This design comes from an exercise in tuning for small area, a short achievable clock period and few clock cycles per item on the open sky130 flow, not from production work. The RTL was checked by simulation tests, not by an equivalence proof against the original design. Not every run is shown, and edits may drop behaviour that the tests do not exercise.

--- flow/design.v: outline only ---
// module conv_s1: 341 lines
// module conv_s2: 102 lines
// module final_cmp: 447 lines
// module dense_mac: 346 lines
// module fa3: 4 lines
// module ha2: 4 lines
// module cnn_top: 145 lines
module cnn_top (
    clk,
    rst_n,
    start,
    done,
    data_bram_wen, data_bram_addr, data_bram_din,
    weight_bram_wen, weight_bram_addr, weight_bram_din,
    feature_bram_wen, feature_bram_addr, feature_bram_din,
    dense_w_bram_wen, dense_w_bram_addr, dense_w_bram_din,
    final_class_out
);
  // ...
==> flow/run.sh <==
#!/bin/bash
# synth_recipe.tcl (not shown) runs the flow's synth.tcl, then flattens the netlist and writes it again
# the make line also repeats each setting of config.mk as NAME=value (left out here)
make -C /OpenROAD-flow-scripts/flow DESIGN_CONFIG=/design/flow/config.mk WORK_HOME=/design/flow/orfs CLKGATE_MAP_FILE= SYNTH_SCRIPT=/design/flow/synth_recipe.tcl finish
==> flow/config.mk <==
export PLATFORM = sky130hd
export DESIGN_NAME = cnn_top
export DESIGN_NICKNAME = cnn_top
export VERILOG_FILES = /design/flow/design.v
export SDC_FILE = /design/flow/constraint.sdc
export NUM_CORES = 4
export LEC_CHECK = 0
export CAP_MARGIN = 20
export CORE_MARGIN = 2
export CORE_UTILIZATION = 60
export CTS_BUF_LIST = sky130_fd_sc_hd__clkbuf_8
export CTS_CLUSTER_DIAMETER = 60
export CTS_CLUSTER_SIZE = 16
export PLACE_DENSITY = 0.75
export SETUP_SLACK_MARGIN = 3.0
export SLEW_MARGIN = 20
export SYNTH_HIERARCHICAL = 1
==> flow/constraint.sdc <==
create_clock -name core_clock -period 7.0 [get_ports {clk}]
set_input_delay 1.4000 -clock core_clock [delete_from_list [all_inputs] [get_ports {clk}]]
set_output_delay 1.4000 -clock core_clock [all_outputs]
set_load 0.01 [all_outputs]
**Run 1: floorplan with the power grid**

Scale: 2 px per um. Pins as bars on the die edge. Tap cells in gray.
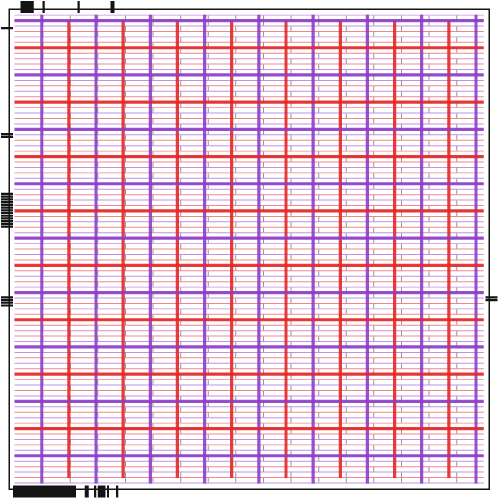
[VSS] purple
[VDD] red
met5 straps: 17
tap cells: 704
met4 straps: 17
signal pins: 76
height of the chip: 239 um
die width: 239 um
total core area: 54900 um2

**Run 1: clock network drawn from the DEF**

Scale: 2 px per um.
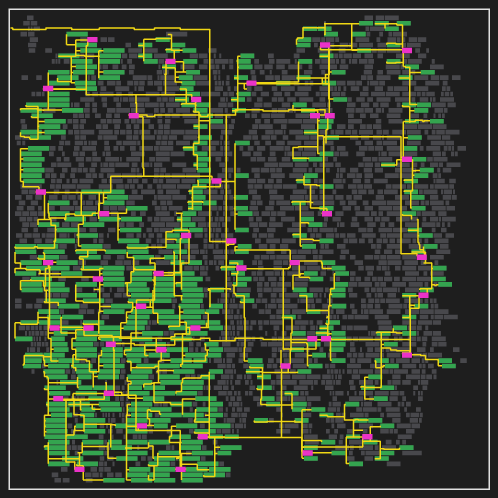
[flip-flops] green | count: 484
[cells driving clock nets] magenta | count: 42
[clock wires] yellow | length: 5570 um
flops lie: widely spread
routed clock nets: 43

**Run 1: cells colored by class**

Scale: 2 px per um. Fill, decap, tap and diode cells in gray.
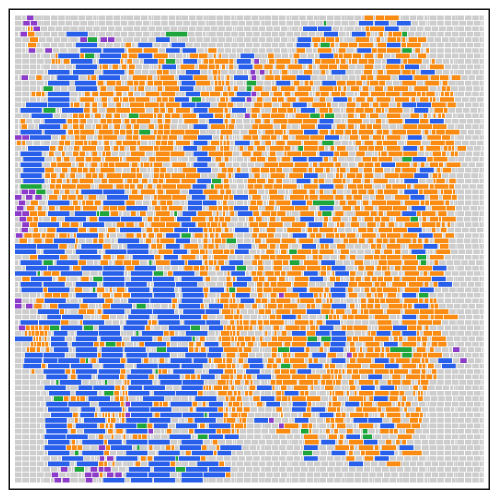
[all other logic] orange | cells: 1784 | share of their area: 58%
[clock drivers and dummy loads] green | cells: 78 | share of their area: 2.9%
[flops] blue | cells: 484 | share of their area: 38%
[other buffers and delay cells] purple | cells: 61 | share of their area: 1.8%

==> notes.md, run 1 <==
- The flow ran to the end and the layout has no timing, DRC or antenna violations.
- The actual slew at the worst max-slew pin is 1.19 ns.
- The worst setup path is of the reg -> reg kind.
- The clock transition at the registers of the reported paths is 0.11 ns.
- The library cell appearing most often on the critical path is sky130_fd_sc_hd__fa_1.
- TritonCTS built the clock tree.
- The global router's overall resource usage is 24.0%.
- The register with the most flip-flops in the layout has 64 of them.
- The number of clock sinks is 484.
- The final global-route overflow total is 0.
- In the final layout, the share of cells above drive strength 1 is 11.9%.
- Yosys printed 17 warnings.
- At the placement stage, the worst setup path has a slack of 3.43 ns.
- Data on the critical path arrives at its endpoint at 4.07 ns.
- Among all flip-flop cells after synthesis, the most frequent one is sky130_fd_sc_hd__edfxtp_1.
- The number of fill cells is 4191.
- The detailed router finished its first iteration with 1338 violations.
- The final RePlAce weighted congestion is 0.902.
- The number of core rows is 86.
- The worst setup path is captured at a flip-flop.
- The total of cells resized after clock tree synthesis is 0.
- Data on the critical path is required at its endpoint by 7.57 ns.
- The post-route fraction of the period consumed by the critical path is 50.1%.
- Setup repair after global routing left no endpoint under its margin.
- The final setup skew is 0.0547 ns.
- Dividing the synthesized area by the synthesized cell count gives 12.7 um2.
- The number of post-CTS setup repair buffers is 0.
- The number of buffers added by the clock tree synthesis step is 42.
- The utilization after layout is 60.3%.
- The detail route stage leaves a number of antenna-violating nets equal to 0.
- The worst pin sits at a relative slew slack of 20.3%.
- The number of flops mapped to enable cells by yosys is 244.
- The master of the slowest instance on the critical path is sky130_fd_sc_hd__a211oi_4.
- Pin placement for this block handled 76 I/O pins.
- The wire-length estimate of the detail-placed layout is 49400 um.
- The final setup slack of the worst path is 3.50 ns.
- After clock tree synthesis, the flow added hold-fix buffers numbering 0.
- The initial antenna violation count was 1.
- After technology mapping, the gate count stands at 2608.
- For this run, design rule violations remaining after detail routing come to 0.
- The maximum clock frequency is 0.285 GHz.
- The cell sitting at the root of the clock tree is a sky130_fd_sc_hd__clkbuf_8.
- The global-route wire length before repair is 108000 um.
- The count of endpoints failing hold in the final timing report is 0.
- The cell family contributing the most delay on the critical path is compound AO/OA/AOI/OAI gates.
- The flip-flop and latch count after synthesis is 484.
- Clock latency on the worst-skew pair, taken at its later pin, is 0.70 ns.
- The logic depth of the worst register-to-register path is 9.
- The signal on the critical path passes through fa_1, inv_1, fa_1, and2b_2, o2111ai_2, a32oi_2, a311oi_2, a211oi_4, and3b_1.
- The top cell types in the final layout, fill and taps aside, are sky130_fd_sc_hd__fa_1 (333), sky130_fd_sc_hd__xnor2_1 (282), sky130_fd_sc_hd__edfxtp_1 (244).
- In this run the number of H-tree levels came out at 2.
- On the worst path, the slowest cell contributes a delay of 0.76 ns.
- The peak fanout along the critical path is 16.
Testbench counts for the RTL of run 1, summed over its fixed seeds: cycles 5,760, inferences 320.
==> run 1: per-stage QoR <==
step	cells	area, um2	hold slack, ns
6_report	3112	33100	0.468
5_1_grt	3112	33100	0.515
4_1_cts	3111	33100	0.467
3_5_place_dp	3033	32100	0.460
3_3_place_gp	3032	32100	0.448
2_1_floorplan	2609	33200	0.438
==> run 1: synth_stat cells, drive strengths merged (16+ instances only) <==
| library cell | count | share of area, % |
|---|---|---|
| a21oi | 39 | 0.60 |
| dfxtp | 235 | 14 |
| nand2 | 75 | 0.85 |
| a21o | 16 | 0.37 |
| xor2 | 30 | 0.85 |
| clkbuf | 23 | 0.26 |
| buf | 318 | 7.4 |
| or2 | 22 | 0.41 |
| o21ai | 45 | 0.68 |
| xnor2 | 282 | 7.4 |
| a22oi | 308 | 8.4 |
| nor2b | 102 | 1.9 |
| nor3 | 24 | 0.36 |
| mux2 | 67 | 2.3 |
| inv | 39 | 0.44 |
| nor2 | 53 | 0.67 |
| edfxtp | 244 | 22 |
| nand3 | 35 | 0.53 |
| fa | 333 | 20 |
| ha | 171 | 6.4 |
==> run 1: kinds of logic after synthesis <==
group / count (synthesis) / share of synthesized area, %
AND/OR/NAND/NOR: 385 / 6.27
other: 2 / 0.0226
adder cells (fa/ha/maj): 504 / 26.5
flip-flops: 484 / 36.6
buffers and inverters: 380 / 8.11
multiplexers: 71 / 2.39
XOR/XNOR: 312 / 8.29
AO/OA/AOI/OAI: 470 / 11.8
==> run 1: final cells by class <==
type,instances,area (um2),share of cell area (%)
multi-input cells,1745,18400,55.5
repair buffers,61,571,1.73
clock inverters,35,340,1.03
well taps,704,881,2.66
flip-flops and latches,484,12200,36.8
diodes,1,2.50,0.00757
inverters,39,146,0.443
clock buffers,43,592,1.79
==> run 1: layer usage <==
metal / up-vias / share of wire, % / track usage, %
met4: 0 / 2.5 / 7.37
met5: - / 0 / 0
met1: 9514 / 43 / 32.2
li1: 8504 / - / -
met3: 130 / 5.4 / 3.20
met2: 579 / 49 / 40.9
**Run 1: cell outlines without signal wires**

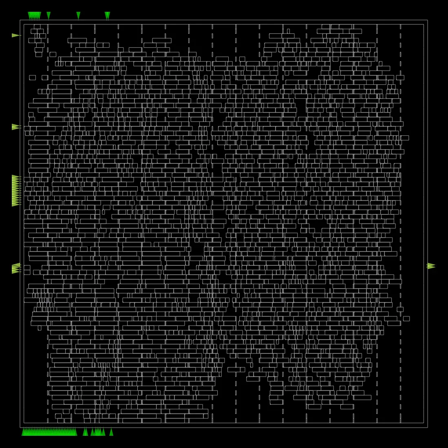

==> run 2, diff against run 1 <==
--- a/flow/config.mk
+++ b/flow/config.mk
@@ -13,5 +13,5 @@
 export CTS_CLUSTER_SIZE = 16
 export PLACE_DENSITY = 0.75
-export SETUP_SLACK_MARGIN = 3.0
+export SETUP_SLACK_MARGIN = 3.6
 export SLEW_MARGIN = 20
 export SYNTH_HIERARCHICAL = 1
**Run 2: cell outlines without signal wires**

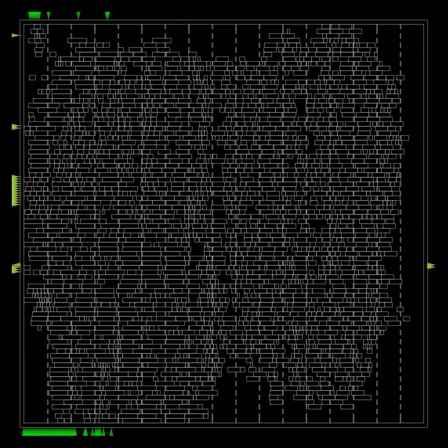
non-filler cells, final: 3113
Well-Tap Cells: 704
Seq Cell Count: 484
Seq area share: 36.8%

==> run 2 against run 1 <==
Net effect: still clean on timing, DRC and antenna; core utilization up 0.091 points; design area up 0.15%; die area unchanged; via count up 0.56%; clock-buffer cell count unchanged; highest routed layer unchanged.
==> notes.md, run 2 <==
- The number of core rows is 86.
- Summed over its instances, the top area cell type makes up 22.1% of the synthesized netlist area.
- The number of buffers added by the clock tree synthesis step is 42.
- After global routing the overflow that remains totals 0.
- CTS built an H-tree with a depth of 2.
- The first global-routing pass estimated 108000 um of wire.
- The gate count after technology mapping is 2608.
- The latest clock arrival within the worst-skew pair is 0.69 ns.
- The number of flops mapped to enable cells by yosys is 244.
- The type of the setup path with the least slack is reg -> reg.
- After layout, the worst path uses 47.1% of the clock period.
- For this run, the number of Yosys warnings is 17.
- The library cell appearing most often on the critical path is sky130_fd_sc_hd__fa_1.
- Summed over all instances, the cell type with the most area after synthesis is sky130_fd_sc_hd__edfxtp_1.
- The count of endpoints failing hold in the final timing report is 0.
- Synthesis inferred 484 register bits.
- The initial antenna violation count is 1.
- The register with the most flip-flops in the layout has 64 of them.
- Clock-pin slew was measured on the worst setup and hold paths at 0.11 ns.
- The count of antenna-violating nets left after detailed routing is 0.
- The placed wire-length estimate is 49400 um.
- The maximum clock frequency is 0.303 GHz.
- The number of buffers inserted by hold repair at cts is 0.
- The final RePlAce weighted congestion is 0.902.
- The CTS tree is built.
- The flow ran to the end and the layout has no timing, DRC or antenna violations.
- By count the netlist is led by sky130_fd_sc_hd__fa_1 (333), sky130_fd_sc_hd__xnor2_1 (282), sky130_fd_sc_hd__edfxtp_1 (244).
- The number of I/O pins is 76.
- The number of fill cells is 4184.
- The final setup skew is 0.0559 ns.
- With fillers left out, the area of the finished cells amounts to 33100 um2.
- The highest cell delay on the worst timing path is 0.92 ns.
- Of the cells placed in the final design, the portion with a size suffix greater than 1 is 12.5%.
- The most frequently used cell type in the post-synthesis netlist is sky130_fd_sc_hd__fa_1.
- The number of DRC markers after the initial detailed-route iteration is 1276.
- The arrival time at the worst endpoint is 3.84 ns.
- The worst setup path is captured at a flip-flop.
- The standard cell core area is 54900 um2.
- The die extent in y is 239 um.
**Run 2: cells colored by class**

Scale: 2 px per um. Fill, decap, tap and diode cells in gray.
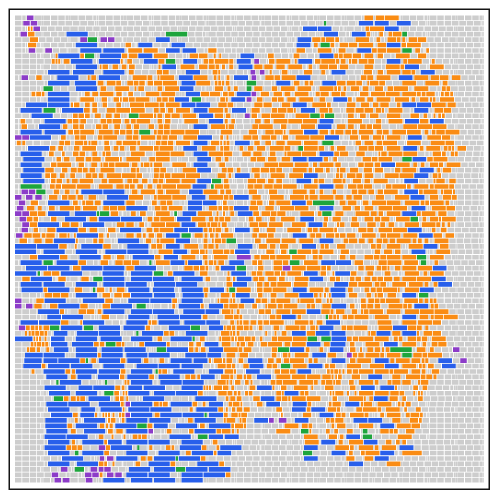
[other buffers and delay cells] purple | cells: 62 | share of their area: 1.9%
[all other logic] orange | cells: 1784 | share of their area: 57%
[flops] blue | cells: 484 | share of their area: 38%
[clock drivers and dummy loads] green | cells: 78 | share of their area: 2.9%

run 2: cell counts after synthesis:
No cell type changed its count.
run 2: repair_timing:
action,4_1_cts,5_1_grt
buffers inserted,1,0
resized for setup,3,12
pin swaps,1,0
setup endpoints to repair,11,23
run 2: layer usage:
metal / track usage [%] / up-vias / part of all wire, %
li1: - / 8512 / -
met1: 32.2 / 9597 / 43
met2: 40.9 / 588 / 49
met3: 3.20 / 135 / 5.4
met4: 7.37 / 0 / 2.6
met5: 0 / - / 0
run 2: worst max-delay path, delay by kind of cell, from the launching register on:
family                     cells  cell delay (ns)
adders and majority gates      4             1.78
xor gates and xnor gates       1             0.25
DFF                            1             0.92
AOI/OAI and AO/OA              1             0.22
run 2: cells by family after synthesis:
| kind of cell | after synthesis | share of synthesized area [%] |
|---|---|---|
| adders and majority gates | 504 | 26.5 |
| DFF | 484 | 36.6 |
| AOI/OAI and AO/OA | 470 | 11.8 |
| and+or+nand+nor | 385 | 6.27 |
| buffers and inverters | 380 | 8.11 |
| xor gates and xnor gates | 312 | 8.29 |
| muxes | 71 | 2.39 |
| other | 2 | 0.0226 |
run 2: area by class of cell:
class / count / area [um2] / area share (%)
inverter: 39 / 146 / 0.442
tap: 704 / 881 / 2.66
clock buffer: 43 / 592 / 1.79
clock inverter: 35 / 340 / 1.03
sequential: 484 / 12200 / 36.8
multi-input combinational: 1745 / 18400 / 55.5
antenna: 1 / 2.50 / 0.00755
timing repair buffer: 62 / 598 / 1.81
run 2: through the flow:
stage	setup WS [ns]	std cells	util, %	hold WS [ns]
floorplan	4.00	2609	-	0.438
global placement	3.32	3032	58.5	0.448
detailed placement	3.43	3033	58.5	0.460
CTS	3.61	3112	60.3	0.467
global route	3.61	3113	60.4	0.515
finish	3.70	3113	60.4	0.469
**Run 2: where the registers sit**

Scale: 2 px per um. Other sequential cells in the stronger gray, the rest of the logic in the fainter gray.
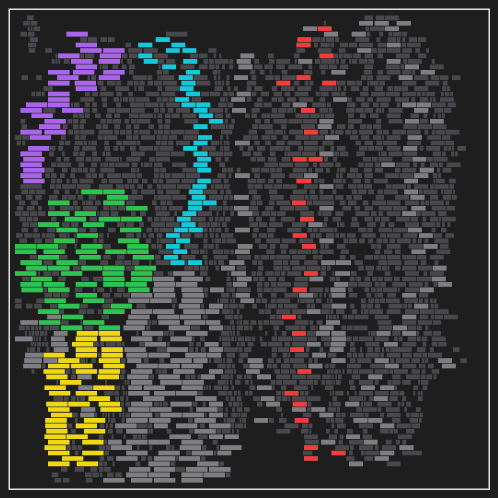

==> run 3, diff against run 2 <==
--- a/flow/config.mk
+++ b/flow/config.mk
@@ -13,5 +13,5 @@
 export CTS_CLUSTER_SIZE = 16
 export PLACE_DENSITY = 0.75
-export SETUP_SLACK_MARGIN = 3.6
+export SETUP_SLACK_MARGIN = 3.9
 export SLEW_MARGIN = 20
 export SYNTH_HIERARCHICAL = 1
**Run 3: where the registers sit**

Scale: 2 px per um. Other sequential cells in the stronger gray, the rest of the logic in the fainter gray.
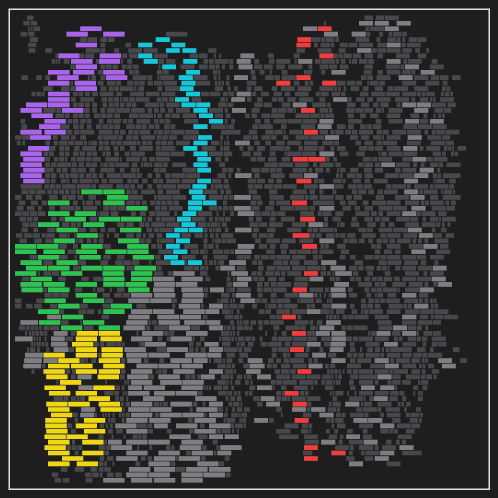
[w2] yellow | sequential cells: 48 | where: bottom left
[k] purple | sequential cells: 36 | where: top left
[c1_q] cyan | sequential cells: 47
[s2] red | sequential cells: 28
[x] green | sequential cells: 64 | where: left middle
core utilization of the finished layout: 62.0%

==> run 3 against run 2 <==
Net effect: still clean; core utilization increased by 1.6 points; die area did not move; fmax up 4.6%; clock skew decreased by 0.0014 ns; global-route usage grew 0.066 points; worst setup slack improved by 0.15 ns; clock-buffer cell count unchanged; sequential share of layout area down 0.81 points; critical path depth grew 4.
==> notes.md, run 3 <==
- After the first detailed-routing iteration, the DRC count stood at 1451.
- Counting the buffers created by CTS gives 42.
- By count the netlist is led by sky130_fd_sc_hd__fa_1 (333), sky130_fd_sc_hd__xnor2_1 (282), sky130_fd_sc_hd__edfxtp_1 (244).
- The worst hold margin is 0.474 ns.
- The root buffer selected by CTS is sky130_fd_sc_hd__clkbuf_8.
- In the final layout, the share of cells above drive strength 1 is 17.1%.
- Headroom to the max-slew limit came out at 23.0%.
- In the synthesized netlist the dominant register cell turns out to be sky130_fd_sc_hd__edfxtp_1.
- The CTS H-tree depth is 2.
- The number of buffers inserted by hold repair at cts is 0.
- Detailed placement ended at an HPWL of 49400 um.
- The number of warnings printed during yosys synthesis is 17.
- STA puts the critical path data required time at 7.60 ns.
- The setup path with the least slack is of type reg -> reg.
- The critical path capture point type is a flip-flop.
- The number of I/O pins is 76.
- The final RePlAce weighted congestion is 0.902.
- Summed over its instances, the top area cell type makes up 22.1% of the synthesized netlist area.
- By area the synthesized netlist is led by sky130_fd_sc_hd__edfxtp_1 (22%), sky130_fd_sc_hd__fa_1 (20%), sky130_fd_sc_hd__dfxtp_1 (14%).
- Setup repair after global routing could not meet its margin everywhere.
- The flow ran to the end and the layout has no timing, DRC or antenna violations.
- The logic depth of the worst register-to-register path is 10.
- The count of endpoints failing hold in the final timing report is 0.
- The CTS tree is built.
- The finished cells cover 34000 um2.
- The initial antenna violation count was 1.
- The most frequently used cell type in the post-synthesis netlist is sky130_fd_sc_hd__fa_1.
- The clock transition at the registers of the reported paths is 0.11 ns.
- For this run, design rule violations remaining after detail routing come to 0.
- The average size of a mapped cell is 12.7 um2.
- The arrival time at the worst endpoint is 3.75 ns.
**Run 3: cell outlines without signal wires**

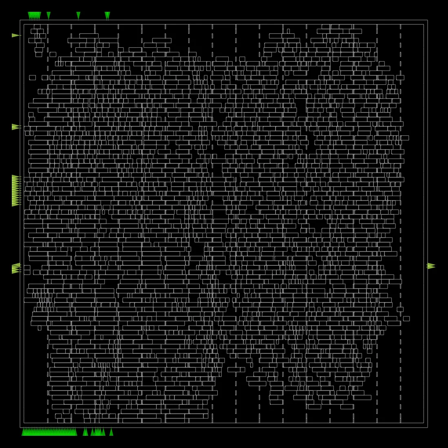
Seq area share: 36.0%
non-filler cells, final: 3206
Cell Rows: 86
Fillers: 4079

run 3: area by class of cell:
| class | count | area, um2 | share of cell area [%] |
|---|---|---|---|
| diodes | 1 | 2.50 | 0.00735 |
| clock buffers | 43 | 592 | 1.74 |
| multi-input cells | 1745 | 18500 | 54.2 |
| inverters | 39 | 146 | 0.430 |
| clock inverters | 35 | 340 | 1.00 |
| repair buffers | 155 | 1370 | 4.01 |
| well taps | 704 | 881 | 2.59 |
| flip-flops and latches | 484 | 12200 | 36.0 |
run 3: timing repair:
action / in CTS / in global routing
buffers inserted: 6 / 87
hold endpoints to repair: 0 / 0
resized for setup: 38 / 33
cloned: 0 / 1
pin swaps: 3 / 4
endpoints found under the setup margin: 70 / 35
run 3: per-layer routing:
layer | vias to the layer above | global-route usage [%] | wire [um]
met5 | - | 0 | 0
met4 | 0 | 7.58 | 1770
met3 | 137 | 3.20 | 3780
met2 | 630 | 40.9 | 33800
met1 | 9818 | 32.3 | 29100
li1 | 8703 | - | -
run 3: metrics by stage:
| step | std cells |
|---|---|
| after floorplan | 2609 |
| after global placement | 3032 |
| after detailed placement | 3033 |
| after CTS | 3117 |
| after global routing | 3206 |
| final | 3206 |
run 3: worst max-delay path, cell delays in order (launching register included):
cell and delay, ns:
sky130_fd_sc_hd__dfxtp_2 0.36, sky130_fd_sc_hd__fa_1 0.46, sky130_fd_sc_hd__fa_1 0.57, sky130_fd_sc_hd__ha_4 0.21, sky130_fd_sc_hd__a21o_1 0.15, sky130_fd_sc_hd__a21o_1 0.18
sky130_fd_sc_hd__a221o_1 0.32, sky130_fd_sc_hd__or3_4 0.38, sky130_fd_sc_hd__a21oi_2 0.15, sky130_fd_sc_hd__xnor2_1 0.14, sky130_fd_sc_hd__a21boi_2 0.17
run 3: logic make-up after synthesis:
logic type / Yosys count / synth area share, %
fa+ha+maj: 504 / 26.5
flops: 484 / 36.6
compound gates: 470 / 11.8
simple gates: 385 / 6.27
buf+inv: 380 / 8.11
xor+xnor: 312 / 8.29
mux: 71 / 2.39
other cells: 2 / 0.0226
**Run 3: clock network drawn from the DEF**

Scale: 2 px per um.
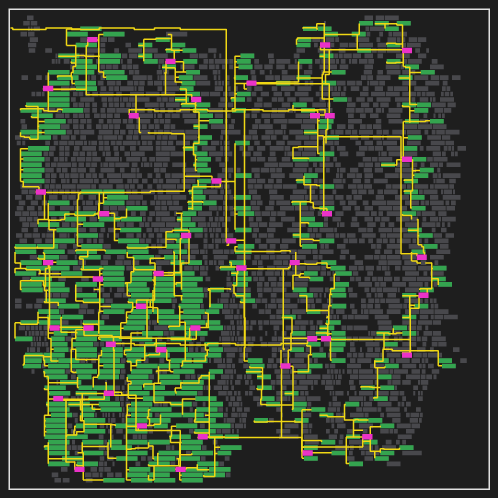

==> run 4, diff against run 3 <==
--- a/flow/config.mk
+++ b/flow/config.mk
@@ -13,5 +13,5 @@
 export CTS_CLUSTER_SIZE = 16
 export PLACE_DENSITY = 0.75
-export SETUP_SLACK_MARGIN = 3.9
+export SETUP_SLACK_MARGIN = 4.0
 export SLEW_MARGIN = 20
 export SYNTH_HIERARCHICAL = 1
**Run 4: clock network drawn from the DEF**

Scale: 2 px per um.
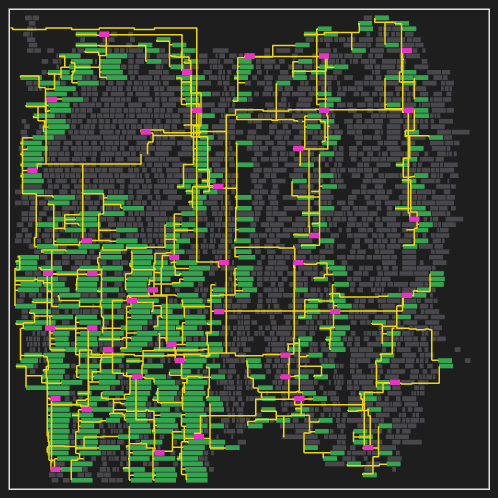
[cells driving clock nets] magenta | count: 42
[clock wires] yellow | length: 5650 um
[flip-flops] green | count: 484
flops lie: widely spread
routed clock nets: 43
worst setup skew after layout: 0.0454 ns
clock latency reported for the late side of the worst-skew pair: 0.68 ns

==> run 4 against run 3 <==
Net effect: first-iteration DRC count fell by 7.1%; critical path depth unchanged; register-to-register slack is essentially flat; hold slack got worse by 0.021 ns.
==> notes.md, run 4 <==
- Among the stages of the critical path, the cell type that occurs most often is sky130_fd_sc_hd__fa_1.
- The count of endpoints failing hold in the final timing report is 0.
- The logic depth of the worst register-to-register path is 10.
- The gate count after technology mapping is 2608.
- Traced cell by cell, the critical path runs through fa_1, fa_1, ha_1, nand4_1, inv_1, a221o_1, or3_4, a21oi_2, xnor2_1, a21boi_2.
- The slowest stage of the critical path is the sky130_fd_sc_hd__fa_1 cell.
- The initial antenna violation count is 1.
- The commonest cells after synthesis are sky130_fd_sc_hd__fa_1 (333), sky130_fd_sc_hd__xnor2_1 (282), sky130_fd_sc_hd__edfxtp_1 (244).
- Setup repair after global routing could not meet its margin everywhere.
- The portion of synthesized cell area occupied by the leading cell type is 22.1%.
- Summed over all instances, the cell type with the most area after synthesis is sky130_fd_sc_hd__edfxtp_1.
- The number of flops mapped to enable cells by yosys is 244.
- In this run the worst path has a maximum fanout of 3.
- Cells with a size suffix above 1 make up 19.3% of the layout.
- The worst setup path is captured at a flip-flop.
- The arrival time at the worst endpoint is 3.78 ns.
- The run finished with no timing, DRC or antenna violations.
- The library cells used most frequently in the layout, excluding fill and tap cells, are sky130_fd_sc_hd__fa_1 (322), sky130_fd_sc_hd__xnor2_1 (278), sky130_fd_sc_hd__edfxtp_1 (244).
- The headroom to the max-slew limit is 22.4%.
- The CTS tree is built.
- The clock transition at the registers of the reported paths is 0.10 ns.
- The number of buffer and inverter instances along the worst setup path is 1.
- The number of hold buffers added after CTS was 0.
- The die extent in y is 239 um.
- The actual slew at the worst max-slew pin is 1.16 ns.
- The global router's overall resource usage is 24.4%.
- The layout has 4044 filler cells.
- The final RePlAce weighted congestion is 0.905.
- During synthesis, Yosys emitted a total of 17 warnings.
- Row generation in the floorplan step produced 86 rows.
- The flip-flop count of the largest register after layout is 64.
- Counting the buffers created by CTS gives 42.
- The type of the setup path with the least slack is reg -> reg.
- The tree built by TritonCTS fans out to 484 sinks.
- 76 I/O pins were placed.
- The flip-flop and latch count after synthesis is 484.
- The maximum clock frequency is 0.316 GHz.
**Run 4: floorplan with the power grid**

Scale: 2 px per um. Pins as bars on the die edge. Tap cells in gray.
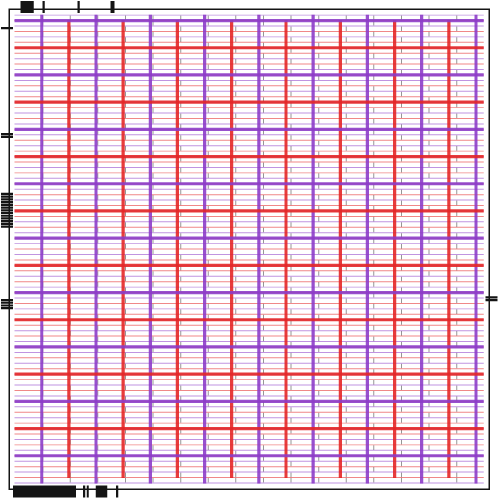
[VDD] red
[VSS] purple
tap cells: 704
met1 rails: 87
met4 straps: 17
met5 straps: 17
rows: 86

==> run 4: cell counts after synthesis <==
Identical to the previous run, type by type.
==> run 4: worst reg2reg max path: cells and delay by family, from the launching register on <==
kind,cells,cell delay (ns)
AO/OA/AOI/OAI,3,0.70
XOR/XNOR,1,0.14
adder cells (fa/ha/maj),3,1.29
buffers and inverters,1,0.07
flip-flops,1,0.37
AND/OR/NAND/NOR,2,0.56
==> run 4: per-layer routing <==
layer	vias to the layer above	share of wire (%)	global-route usage, %
li1	8715	-	-
met1	9807	41	32.0
met2	770	50	41.8
met3	163	6.0	3.47
met4	0	2.9	8.07
met5	-	0	0
==> run 4: cell type report <==
| class | instances | area, um2 | area share (%) |
|---|---|---|---|
| Antenna cell | 1 | 2.50 | 0.00727 |
| Clock buffer | 44 | 606 | 1.76 |
| Clock inverter | 34 | 350 | 1.02 |
| Inverter | 39 | 146 | 0.426 |
| Multi-Input combinational cell | 1745 | 18700 | 54.3 |
| Sequential cell | 484 | 12300 | 35.6 |
| Tap cell | 704 | 881 | 2.56 |
| Timing Repair Buffer | 170 | 1490 | 4.34 |
==> run 4: what timing repair did <==
action,4_1_cts,5_1_grt
pin swaps,4,23
gates cloned,0,2
endpoints found under the hold margin,0,0
buffers inserted,60,49
setup endpoints to repair,97,55
gates resized for setup,49,74
==> run 4: cell families after synthesis <==
group	count (synthesis)	share of synthesized area [%]
xor gates and xnor gates	312	8.29
muxes	71	2.39
DFF	484	36.6
buffers and inverters	380	8.11
other	2	0.0226
and+or+nand+nor	385	6.27
adders and majority gates	504	26.5
AOI/OAI and AO/OA	470	11.8
==> run 4: through the flow <==
stage                     instance area [um2]  utilization (%)  hold slack [ns]  setup slack (ns)  std cells
after floorplan                         33200                -            0.438              4.00       2609
after global placement                  32100             58.5            0.448              3.33       3031
after detailed placement                32100             58.5            0.456              3.30       3031
after CTS                               33700             61.3            0.450              3.81       3169
after global routing                    34400             62.7            0.474              3.76       3221
final                                   34400             62.7            0.453              3.83       3221
**Run 4: cells colored by class**

Scale: 2 px per um. Fill, decap, tap and diode cells in gray.
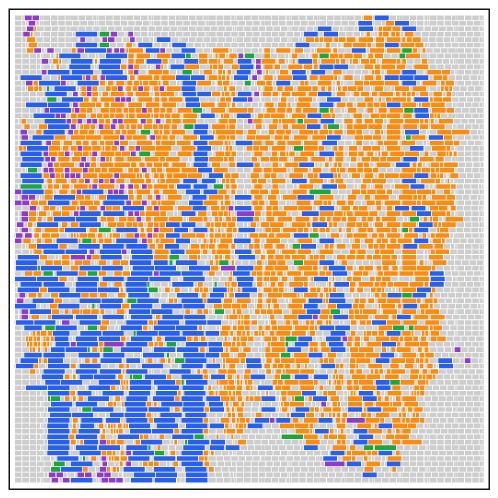

==> run 5, diff against run 4 <==
--- a/flow/config.mk
+++ b/flow/config.mk
@@ -6,4 +6,5 @@
 export NUM_CORES = 4
 export LEC_CHECK = 0
+export ABC_AREA = 1
 export CAP_MARGIN = 20
 export CORE_MARGIN = 2
@@ -13,5 +14,5 @@
 export CTS_CLUSTER_SIZE = 16
 export PLACE_DENSITY = 0.75
-export SETUP_SLACK_MARGIN = 4.0
+export SETUP_SLACK_MARGIN = 3.8
 export SLEW_MARGIN = 20
 export SYNTH_HIERARCHICAL = 1
**Run 5: cells colored by class**

Scale: 2 px per um. Fill, decap, tap and diode cells in gray.
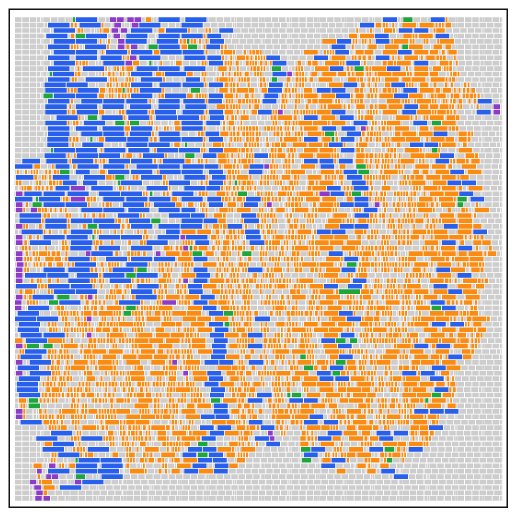
[all other logic] orange | cells: 3278 | share of their area: 60%
[flops] blue | cells: 484 | share of their area: 35%
[other buffers and delay cells] purple | cells: 69 | share of their area: 2.0%
[clock drivers and dummy loads] green | cells: 79 | share of their area: 2.6%

==> run 5 against run 4 <==
Net effect: synthesized cell count rose by 58%; non-clock buffer count fell by 101; hold slack got worse by 0.0047 ns; global-route usage grew 1.2 points; via count is 30% higher; sequential share of layout area down 1.4 points; fmax is 2.7% higher; register-to-register slack improved by 0.08 ns; highest routed layer unchanged.
==> notes.md, run 5 <==
- Data arrives at the worst endpoint at 3.61 ns.
- Of the post-synthesis cell area, the dominant cell type holds 20.5%.
- The initial antenna violation count is 1.
- The headroom to the max-slew limit is 31.6%.
- The number of setup buffers added after CTS is 2.
- In the post-synthesis netlist, the cell with the most instances is sky130_fd_sc_hd__nand2_1.
- The H-tree was split into 2 levels.
- Setup repair after global routing left no endpoint under its margin.
- The number of warnings printed during yosys synthesis is 17.
- The register with the most flip-flops in the layout has 64 of them.
- Together, buffers and inverters on the worst path number 1.
- The wire-length estimate of the detail-placed layout is 56700 um.
- STA puts the critical path data required time at 7.53 ns.
- The count of endpoints failing hold in the final timing report is 0.
- Grouping stages by cell kind, the critical path spends the most delay in adder cells.
- Counting the fill cells in the layout gives 4982.
- The maximum clock frequency is 0.324 GHz.
- After clock tree synthesis, the clock-pin slew on the worst setup and hold paths is 0.10 ns.
- The library cell with the largest summed area after synthesis is sky130_fd_sc_hd__edfxtp_1.
- The flow ran to the end and the layout has no timing, DRC or antenna violations.
- Cells with a size suffix above 1 make up 7.08% of the layout.
- By count the netlist is led by sky130_fd_sc_hd__nand2_1 (1630), sky130_fd_sc_hd__fa_1 (333), sky130_fd_sc_hd__nand3_1 (316).
- The number of flops mapped to enable cells by yosys is 244.
- After floorplanning, the core was divided into 89 placement rows.
**Run 5: clock network drawn from the DEF**

Scale: 2 px per um.
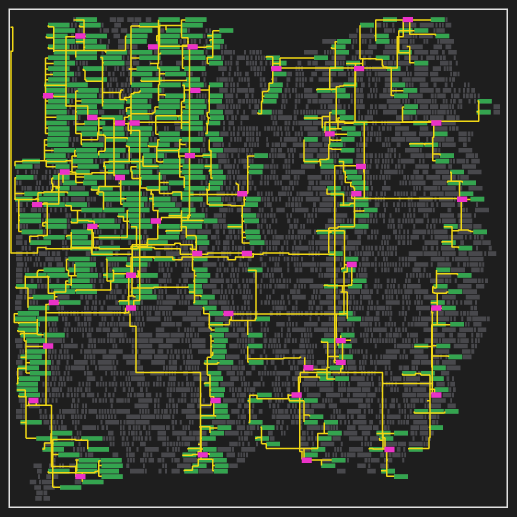
[flip-flops] green | count: 484
[cells driving clock nets] magenta | count: 43
[clock wires] yellow | length: 5560 um
routed clock nets: 44
flops lie: widely spread

run 5: cell types whose count changed in the layout (fill, tap and decap cells not counted), moves of 33 or more:
cell	change
sky130_fd_sc_hd__nand2_2	+72
sky130_fd_sc_hd__a22oi_2	-118
sky130_fd_sc_hd__nor2b_1	-101
sky130_fd_sc_hd__xnor2_1	-269
sky130_fd_sc_hd__inv_1	+200
sky130_fd_sc_hd__nand2_1	+1555
sky130_fd_sc_hd__mux2_2	-63
sky130_fd_sc_hd__buf_4	-97
sky130_fd_sc_hd__nor2_1	+134
sky130_fd_sc_hd__a22oi_1	-190
sky130_fd_sc_hd__o21ai_0	+33
sky130_fd_sc_hd__nand3_1	+281
run 5: cell type report:
cell class	count	area, um2	share of cell area, %
Sequential cell	484	12200	34.2
Timing Repair Buffer	69	676	1.90
Inverter	268	1080	3.04
Clock inverter	33	263	0.738
Antenna cell	2	5.00	0.0141
Tap cell	773	967	2.72
Clock buffer	46	633	1.78
Multi-Input combinational cell	3010	19800	55.6
run 5: through the flow:
| stage | setup WS (ns) | area (um2) | instances | hold WS (ns) | util (%) |
|---|---|---|---|---|---|
| finish | 3.92 | 35600 | 4685 | 0.448 | 60.3 |
| global route | 3.82 | 35600 | 4685 | 0.477 | 60.3 |
| CTS | 3.83 | 35500 | 4672 | 0.448 | 60.1 |
| detailed placement | 3.25 | 34500 | 4591 | 0.425 | 58.5 |
| global placement | 3.31 | 34500 | 4591 | 0.424 | 58.5 |
| floorplan | 4.01 | 35800 | 4116 | 0.415 | - |
run 5: metal layers:
metal	GRT usage (%)	routed length, um	up-vias
met2	43.1	36100	856
met4	8.39	2060	0
met1	34.2	32400	11900
met5	0	0	-
li1	-	-	12400
met3	3.48	5240	180
run 5: cells by family after synthesis:
kind of cell	share of synthesized area [%]
xor+xnor	1.39
buf+inv	10.9
fa+ha+maj	24.6
mux	0.0944
other cells	0.0210
simple gates	26.5
flops	34.0
compound gates	2.60
run 5: worst register-to-register path, delay by kind of cell (launching register included):
family,cells,cell delay (ns)
AND/OR/NAND/NOR,1,0.17
adder cells (fa/ha/maj),4,1.85
flip-flops,1,0.57
buffers and inverters,1,0.34
**Run 5: cell outlines without signal wires**

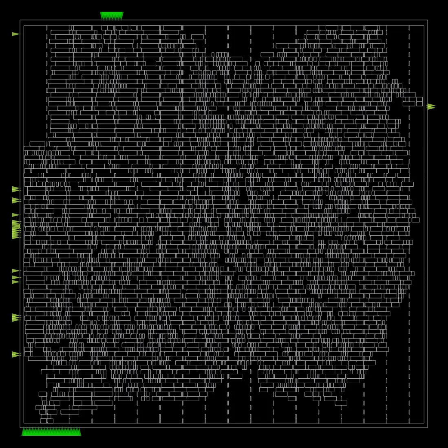

==> run 6, diff against run 5 <==
--- a/flow/config.mk
+++ b/flow/config.mk
@@ -6,5 +6,4 @@
 export NUM_CORES = 4
 export LEC_CHECK = 0
-export ABC_AREA = 1
 export CAP_MARGIN = 20
 export CORE_MARGIN = 2
**Run 6: cell outlines without signal wires**

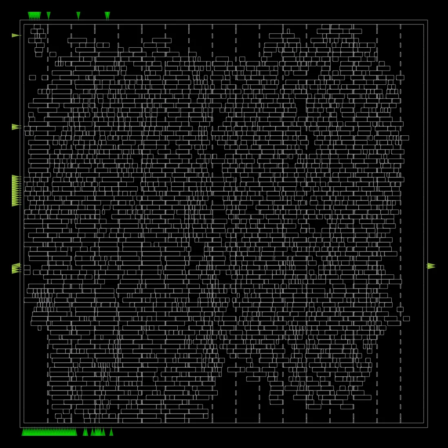
Seq area share: 36.7%
non-filler cells, final: 3121

==> run 6 against run 5 <==
Net effect: via count is 25% lower; hold slack better by 0.022 ns; first-iteration DRC count is 32% lower; routed wire length decreased by 12%; fmax is 2.5% lower; global-route usage decreased by 1.5 points.
==> notes.md, run 6 <==
- Global routing used 40.8% of the available met2 tracks.
- The number of clock sinks is 484.
- The average size of a mapped cell is 12.7 um2.
- After synthesis, the most frequently instantiated cells are sky130_fd_sc_hd__fa_1 (333), sky130_fd_sc_hd__xnor2_1 (282), sky130_fd_sc_hd__edfxtp_1 (244).
- The root buffer selected by CTS is sky130_fd_sc_hd__clkbuf_8.
- At the end of the flow the core is filled with cells to 60.6%.
- For this design, the CTS-stage hold fixing added 0 buffers.
- Counting every instance in the synthesized netlist gives 2608.
- The most frequently used cell type in the post-synthesis netlist is sky130_fd_sc_hd__fa_1.
- The finished cells cover 33300 um2.
- Setup repair after global routing could not meet its margin everywhere.
- At the end of routability-driven placement, the weighted congestion stood at 0.902.
- Summing all placed instances gives a cell area of 32100 um2.
- The arrival time at the worst endpoint is 3.77 ns.
- The CTS tree is built.
- The run finished with no timing, DRC or antenna violations.
- The number of DRC markers after the initial detailed-route iteration is 1316.
- Global routing used 32.3% of the available met1 tracks.
- The H-tree was split into 2 levels.
- By area the synthesized netlist is led by sky130_fd_sc_hd__edfxtp_1 (22%), sky130_fd_sc_hd__fa_1 (20%), sky130_fd_sc_hd__dfxtp_1 (14%).
- The most used flip-flop cell after synthesis is sky130_fd_sc_hd__edfxtp_1.
- For this run the aggregate overflow at the end of global routing stands at 0.
- In this run the biggest area consumer among cell types represents 22.1% of the synthesized area.
- The standard cell core area is 54900 um2.
- The worst hold margin is 0.470 ns.
- The number of core rows is 86.
- Measured along the y axis, the die boundary spans 239 um.
- The library cell with the largest summed area after synthesis is sky130_fd_sc_hd__edfxtp_1.
- The final setup slack of the worst path is 3.84 ns.
- The count of endpoints failing hold in the final timing report was 0.
- The required time of the critical path is 7.61 ns.
- Of the available clock period, the critical path in the final layout requires 45.2%.
- Derived from the worst setup path, the maximum achievable clock frequency is 0.316 GHz.
- The placed wire-length estimate is 49400 um.
- Global routing consumed, on the met3 layer, 3.15% of the routing resources.
- In this run the remaining antenna-violating nets after routing total 0.
**Run 6: clock network drawn from the DEF**

Scale: 2 px per um.
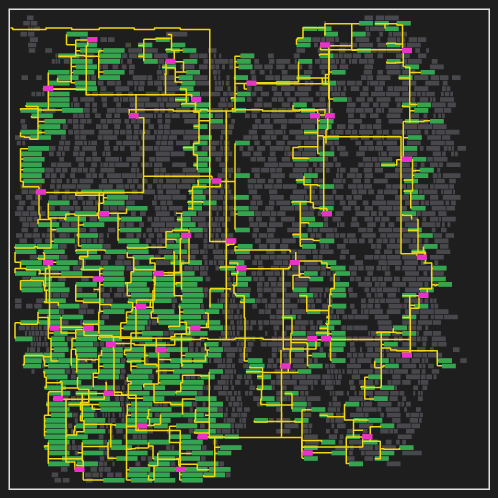
[flip-flops] green | count: 484
[clock wires] yellow | length: 5600 um
[cells driving clock nets] magenta | count: 42
routed clock nets: 43

run 6: cell types whose count changed after synthesis, moves of 98 or more:
cell                      delta
sky130_fd_sc_hd__nor2_1    -134
sky130_fd_sc_hd__inv_1     -198
sky130_fd_sc_hd__nand3_1   -281
sky130_fd_sc_hd__nand2_1  -1555
sky130_fd_sc_hd__a22oi_1   +210
sky130_fd_sc_hd__nor2b_1   +102
sky130_fd_sc_hd__xnor2_1   +273
sky130_fd_sc_hd__a22oi_2    +98
run 6: area by class of cell:
| type | count | area (um2) |
|---|---|---|
| multi-input cells | 1745 | 18400 |
| clock buffers | 43 | 592 |
| repair buffers | 70 | 674 |
| inverters | 39 | 146 |
| well taps | 704 | 881 |
| diodes | 1 | 2.50 |
| fillers | 4173 | 21600 |
| flip-flops and latches | 484 | 12200 |
| clock inverters | 35 | 340 |
run 6: worst max-delay path: stages, from the launching register on:
cell and delay, ns:
sky130_fd_sc_hd__dfxtp_1 0.44, sky130_fd_sc_hd__fa_1 0.47, sky130_fd_sc_hd__fa_1 0.44, sky130_fd_sc_hd__ha_4 0.26
sky130_fd_sc_hd__a21o_1 0.15, sky130_fd_sc_hd__a21o_1 0.18, sky130_fd_sc_hd__a221o_1 0.32, sky130_fd_sc_hd__or3_4 0.38
sky130_fd_sc_hd__a21oi_2 0.15, sky130_fd_sc_hd__xnor2_1 0.14, sky130_fd_sc_hd__a21boi_2 0.17
run 6: layer usage:
metal	part of all wire, %	vias to the layer above
met5	0	-
met2	49	609
met1	43	9603
met4	2.5	0
li1	-	8529
met3	5.5	131
run 6: timing repair:
item                                    in CTS  in global routing
hold endpoints to repair                     0                  0
endpoints found under the setup margin      61                 31
pin swaps                                    3                  0
setup buffers                                1                  8
resized for setup                           27                 17
run 6: cells by family (layout without fill, tap and decap cells):
logic type | after synthesis | count (layout) | share of synthesized area, %
AOI/OAI and AO/OA | 470 | 470 | 11.8
other | 2 | 4 | 0.0226
xor gates and xnor gates | 312 | 312 | 8.29
DFF | 484 | 484 | 36.6
muxes | 71 | 71 | 2.39
and+or+nand+nor | 385 | 385 | 6.27
buffers and inverters | 380 | 187 | 8.11
adders and majority gates | 504 | 504 | 26.5
**Run 6: where the registers sit**

Scale: 2 px per um. Other sequential cells in the stronger gray, the rest of the logic in the fainter gray.
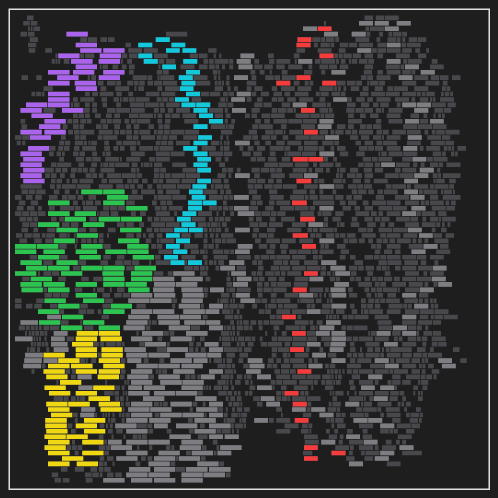

==> run 7, diff against run 6 <==
--- a/flow/config.mk
+++ b/flow/config.mk
@@ -8,9 +8,9 @@
 export CAP_MARGIN = 20
 export CORE_MARGIN = 2
-export CORE_UTILIZATION = 60
+export CORE_UTILIZATION = 70
 export CTS_BUF_LIST = sky130_fd_sc_hd__clkbuf_8
 export CTS_CLUSTER_DIAMETER = 60
 export CTS_CLUSTER_SIZE = 16
-export PLACE_DENSITY = 0.75
+export PLACE_DENSITY = 0.82
 export SETUP_SLACK_MARGIN = 3.8
 export SLEW_MARGIN = 20
**Run 7: where the registers sit**

Scale: 2 px per um. Other sequential cells in the stronger gray, the rest of the logic in the fainter gray.
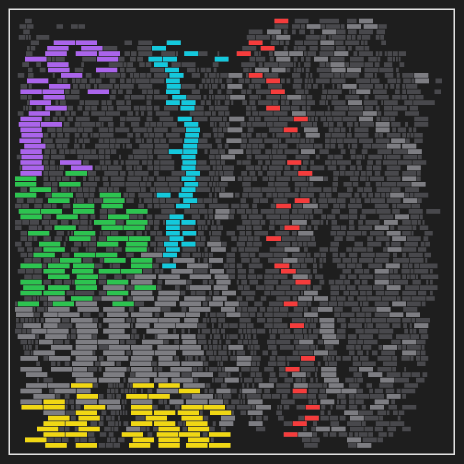
[k] purple | sequential cells: 36 | where: top left
[s2] red | sequential cells: 28
[w2] yellow | sequential cells: 48
[c1_q] cyan | sequential cells: 47
[x] green | sequential cells: 64 | where: left middle
not colored: 261
Seq area share: 36.8%

**Run 7: floorplan with the power grid**

Scale: 2 px per um. Pins as bars on the die edge. Tap cells in gray.
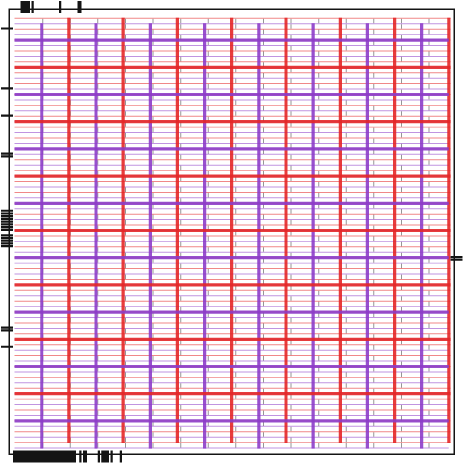
[VDD] red
[VSS] purple
met5 straps: 15
met1 rails: 80
die width: 222 um
height of the chip: 222 um

==> run 7 against run 6 <==
Net effect: still clean; design area is 0.30% lower; worst setup slack got worse by 0.072 ns; clock skew decreased by 0.019 ns; global-route usage increased by 4.3 points; flip-flop and latch count unchanged; via count up 2.1%; fmax decreased by 2.2%; hold slack improved by 0.0017 ns; routed wire length grew 1.7%; non-clock buffer count rose by 3; largest cell class unchanged.
==> notes.md, run 7 <==
- The flow ran to the end and the layout has no timing, DRC or antenna violations.
- The library cell with the largest summed area after synthesis is sky130_fd_sc_hd__edfxtp_1.
- Based on the critical path, the design can be clocked at up to 0.309 GHz.
- Setup repair after global routing could not meet its margin everywhere.
- The CTS tree is built.
- The number of buffer and inverter instances along the worst setup path is 0.
- The master of the slowest instance on the critical path is sky130_fd_sc_hd__fa_1.
- The number of core rows is 79.
- Data on the critical path is required at its endpoint by 7.59 ns.
- The floorplan step defined a core boundary enclosing 46700 um2.
- In this run the number of cells on the critical path is 10.
- The arrival time at the worst endpoint is 3.83 ns.
- Setup slack on the critical path of the routed design comes to 3.77 ns.
- The average size of a mapped cell is 12.7 um2.
- The most used flip-flop cell after synthesis is sky130_fd_sc_hd__edfxtp_1.
- The final global-route overflow total is 0.
- The first routing iteration left 1548 violations.
- In the global route stage, overall resource usage came out at 28.3%.
- The logic depth of the worst register-to-register path is 10.
- The count of endpoints failing hold in the final timing report is 0.
- Among all cell types in the netlist, the one instantiated most often is sky130_fd_sc_hd__fa_1.
- The first global-routing pass estimated 111000 um of wire.
- The placed wire-length estimate is 49800 um.
- In the final layout, the share of cells above drive strength 1 is 13.8%.
- The type of the setup path with the least slack is reg -> reg.
- In this run, synthesis produced a sequential element count of 484.
- The count of antenna-violating nets left after detailed routing is 0.
- The register with the most flip-flops in the layout has 64 of them.
- The portion of synthesized cell area occupied by the leading cell type is 22.1%.
- The tree is rooted in a sky130_fd_sc_hd__clkbuf_8.
- The peak fanout along the critical path is 3.
- Yosys attributes the largest share of cell area to sky130_fd_sc_hd__edfxtp_1 (22%), sky130_fd_sc_hd__fa_1 (20%), sky130_fd_sc_hd__dfxtp_1 (14%).
- The signal on the critical path passes through fa_1, fa_1, ha_4, a21o_1, a21o_1, a221o_1, or3_4, a21oi_4, xnor2_2, a21boi_2.
- Clock latency on the worst-skew pair, taken at its later pin, is 0.68 ns.
## run 7: tightest hold or removal path, delay by kind of cell, from the launching register on
kind             cells  cell delay, ns
AND/OR/NAND/NOR      1            0.06
AO/OA/AOI/OAI        1            0.06
flip-flops           1            0.33
## run 7: area by class of cell
type / count / area, um2 / area share (%)
well taps: 607 / 759 / 2.29
multi-input cells: 1745 / 18400 / 55.6
clock inverters: 36 / 283 / 0.853
repair buffers: 73 / 701 / 2.11
diodes: 1 / 2.50 / 0.00755
flip-flops and latches: 484 / 12200 / 36.8
clock buffers: 44 / 606 / 1.83
inverters: 39 / 146 / 0.442
## run 7: metal layers
metal / track usage [%] / vias to the layer above / part of all wire [%]
met1: 37.1 / 9799 / 40
met2: 49.1 / 791 / 50
met4: 8.61 / 2 / 2.7
li1: - / 8539 / -
met5: 0 / - / 0.15
met3: 4.16 / 129 / 7.1
## run 7: through the flow
stage	hold slack, ns	area (um2)	util (%)	std cells
2_1_floorplan	0.438	33200	-	2609
5_1_grt	0.496	33200	71.1	3028
3_3_place_gp	0.446	32000	68.6	2939
6_report	0.472	33200	71.1	3029
3_5_place_dp	0.455	32000	68.6	2939
4_1_cts	0.471	33000	70.8	3024
## run 7: repair_timing
action	4_1_cts	5_1_grt
gates resized for setup	21	25
pin swaps	4	2
hold buffers	0	0
setup buffers	5	4
setup endpoints to repair	84	27
## run 7: logic make-up (layout without fill, tap and decap cells)
group | Yosys count | in the layout | share of synthesized area, %
AO/OA/AOI/OAI | 470 | 470 | 11.8
XOR/XNOR | 312 | 312 | 8.29
adder cells (fa/ha/maj) | 504 | 504 | 26.5
buffers and inverters | 380 | 192 | 8.11
flip-flops | 484 | 484 | 36.6
multiplexers | 71 | 71 | 2.39
other | 2 | 4 | 0.0226
AND/OR/NAND/NOR | 385 | 385 | 6.27
**Run 7: cells colored by class**

Scale: 2 px per um. Fill, decap, tap and diode cells in gray.
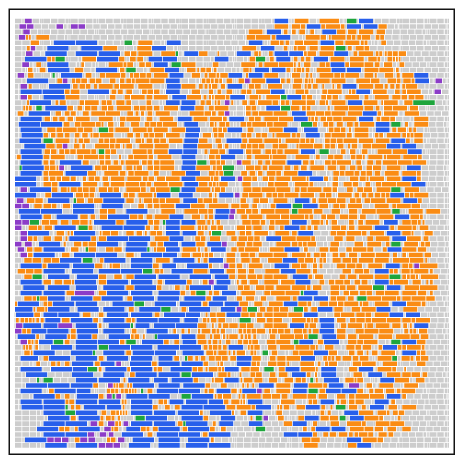

==> run 8, diff against run 7 <==
--- a/flow/config.mk
+++ b/flow/config.mk
@@ -8,9 +8,9 @@
 export CAP_MARGIN = 20
 export CORE_MARGIN = 2
-export CORE_UTILIZATION = 70
+export CORE_UTILIZATION = 60
 export CTS_BUF_LIST = sky130_fd_sc_hd__clkbuf_8
-export CTS_CLUSTER_DIAMETER = 60
-export CTS_CLUSTER_SIZE = 16
-export PLACE_DENSITY = 0.82
+export CTS_CLUSTER_DIAMETER = 50
+export CTS_CLUSTER_SIZE = 20
+export PLACE_DENSITY = 0.75
 export SETUP_SLACK_MARGIN = 3.8
 export SLEW_MARGIN = 20
**Run 8: cells colored by class**

Scale: 2 px per um. Fill, decap, tap and diode cells in gray.
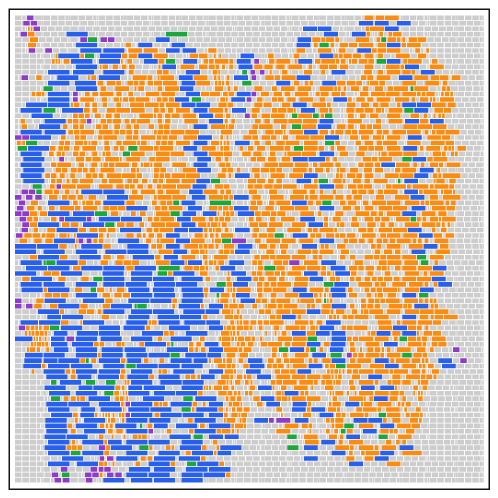
[clock drivers and dummy loads] green | cells: 86 | share of their area: 3.4%
[flops] blue | cells: 484 | share of their area: 38%
[other buffers and delay cells] purple | cells: 72 | share of their area: 2.1%
[all other logic] orange | cells: 1784 | share of their area: 57%

==> run 8 against run 7 <==
Net effect: die area up 16%; highest routed layer is now met4; core utilization down 10 points; first-iteration DRC count down 11%; critical path depth unchanged; hold slack worse by 0.0082 ns; still clean; worst setup slack better by 0.078 ns.
==> notes.md, run 8 <==
- The flow ran to the end and the layout has no timing, DRC or antenna violations.
- The most used flip-flop cell after synthesis is sky130_fd_sc_hd__edfxtp_1.
- The top cell types in the final layout, fill and taps aside, are sky130_fd_sc_hd__fa_1 (332), sky130_fd_sc_hd__xnor2_1 (282), sky130_fd_sc_hd__edfxtp_1 (244).
- Sorting the synthesized cells by area gives the leading types as sky130_fd_sc_hd__edfxtp_1 (22%), sky130_fd_sc_hd__fa_1 (20%), sky130_fd_sc_hd__dfxtp_1 (14%).
- By count the netlist is led by sky130_fd_sc_hd__fa_1 (333), sky130_fd_sc_hd__xnor2_1 (282), sky130_fd_sc_hd__edfxtp_1 (244).
- Across the routed clock network, the largest skew measured is 0.0476 ns.
- The count of endpoints failing hold in the final timing report is 0.
- Yosys instantiated no cell more often than sky130_fd_sc_hd__fa_1.
- The root buffer cell chosen for the clock tree is sky130_fd_sc_hd__clkbuf_8.
- The logic depth of the worst register-to-register path is 10.
- After synthesis the netlist holds a flip-flop and latch count of 484.
- The headroom to the max-slew limit is 22.6%.
- The fraction of layout instances using a drive strength above 1 is 14.6%.
- Once placement completed, the tool counted placed cells totaling 3033.
- The peak fanout along the critical path is 3.
- The number of buffers inserted by hold repair at cts is 0.
- The wire-length estimate of the detail-placed layout is 49400 um.
- The number of clock sinks is 484.
- The number of core rows is 86.
- The final global-route overflow total is 0.
- For this block, wires on met1 add up to 28500 um.
- The actual slew at the worst max-slew pin is 1.16 ns.
- The latest clock arrival within the worst-skew pair is 0.68 ns.
- In this run the remaining antenna-violating nets after routing total 0.
**Run 8: cell outlines without signal wires**

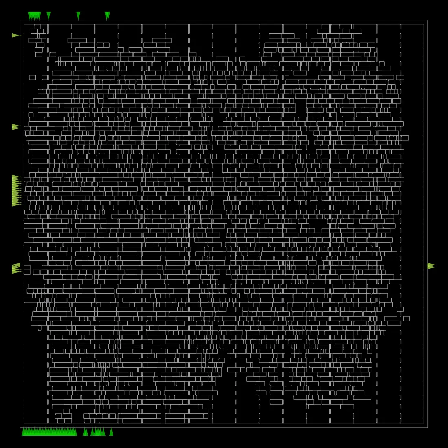
Fillers: 4143
core utilization of the finished layout: 60.9%
Seq area share: 36.5%

run 8: critical path: cells and delay by family, from the launching register on:
family,cells,cell delay (ns)
compound gates,5,0.95
xor+xnor,1,0.14
fa+ha+maj,3,1.28
flops,1,0.37
simple gates,1,0.38
run 8: stage by stage:
stage | util [%]
2_1_floorplan | -
3_3_place_gp | 58.5
3_5_place_dp | 58.5
4_1_cts | 60.7
5_1_grt | 60.9
6_report | 60.9
run 8: cell families after synthesis:
kind of cell,share of synthesized area (%)
simple gates,6.27
xor+xnor,8.29
mux,2.39
other cells,0.0226
compound gates,11.8
buf+inv,8.11
flops,36.6
fa+ha+maj,26.5
run 8: area by class of cell:
type                       instances  area, um2
fill                            4143      21400
multi-input combinational       1745      18400
sequential                       484      12200
tap                              704        881
clock buffer                      51        702
timing repair buffer              72        689
clock inverter                    35        389
inverter                          39        146
antenna                            1       2.50
run 8: repair_timing:
action	CTS	global route
buffers inserted	1	10
gates cloned	0	0
resized for setup	30	19
endpoints found under the setup margin	61	37
pin swaps	3	1
run 8: metal layers:
layer,GRT usage (%),up-vias
met3,2.35,142
met2,40.8,595
met5,0,-
met4,8.58,0
met1,32.4,9617
li1,-,8541

## separate check: timing with driven ports
No port has a modelled driver above. Below, the same layouts with a new extraction and two added sets of constraints. Step 1: set_driving_cell puts a clkbuf_16 on clk and a buf_2 on each other input, an assumption about the parent block. Step 2 also shifts input and output timing later by t, the mid clock arrival at the registers, as if the neighbouring blocks saw the same clock. a / b / c = ideal / step 1 / step 2; a / b = the first two.
run | shift t [ns] | slack for setup (ns) | worst setup path at the end | worst slew at a driven data input, ns | cell pins on the clock port's net
run 1 | 0.726 | 3.496 / 3.496 / 3.406 | input to register | 0.04 | 1
run 2 | 0.728 | 3.701 / 3.701 / 3.384 | input to register | 0.04 | 1
run 3 | 0.724 | 3.847 / 3.847 / 3.339 | input to register | 0.04 | 1
run 4 | 0.707 | 3.833 / 3.833 / 3.447 | input to register | 0.04 | 1
run 5 | 0.720 | 3.917 / 3.917 / 3.606 | input to register | 0.04 | 1
run 6 | 0.728 | 3.839 / 3.839 / 3.395 | input to register | 0.04 | 1
run 7 | 0.715 | 3.767 / 3.767 / 3.412 | input to register | 0.05 | 1
run 8 | 0.714 | 3.845 / 3.845 / 3.385 | input to register | 0.04 | 1
After both steps every run listed still meets setup and hold. For run 3, which loses most, drivers alone change the setup slack by 0.000 ns; drivers and shift together by -0.508 ns.
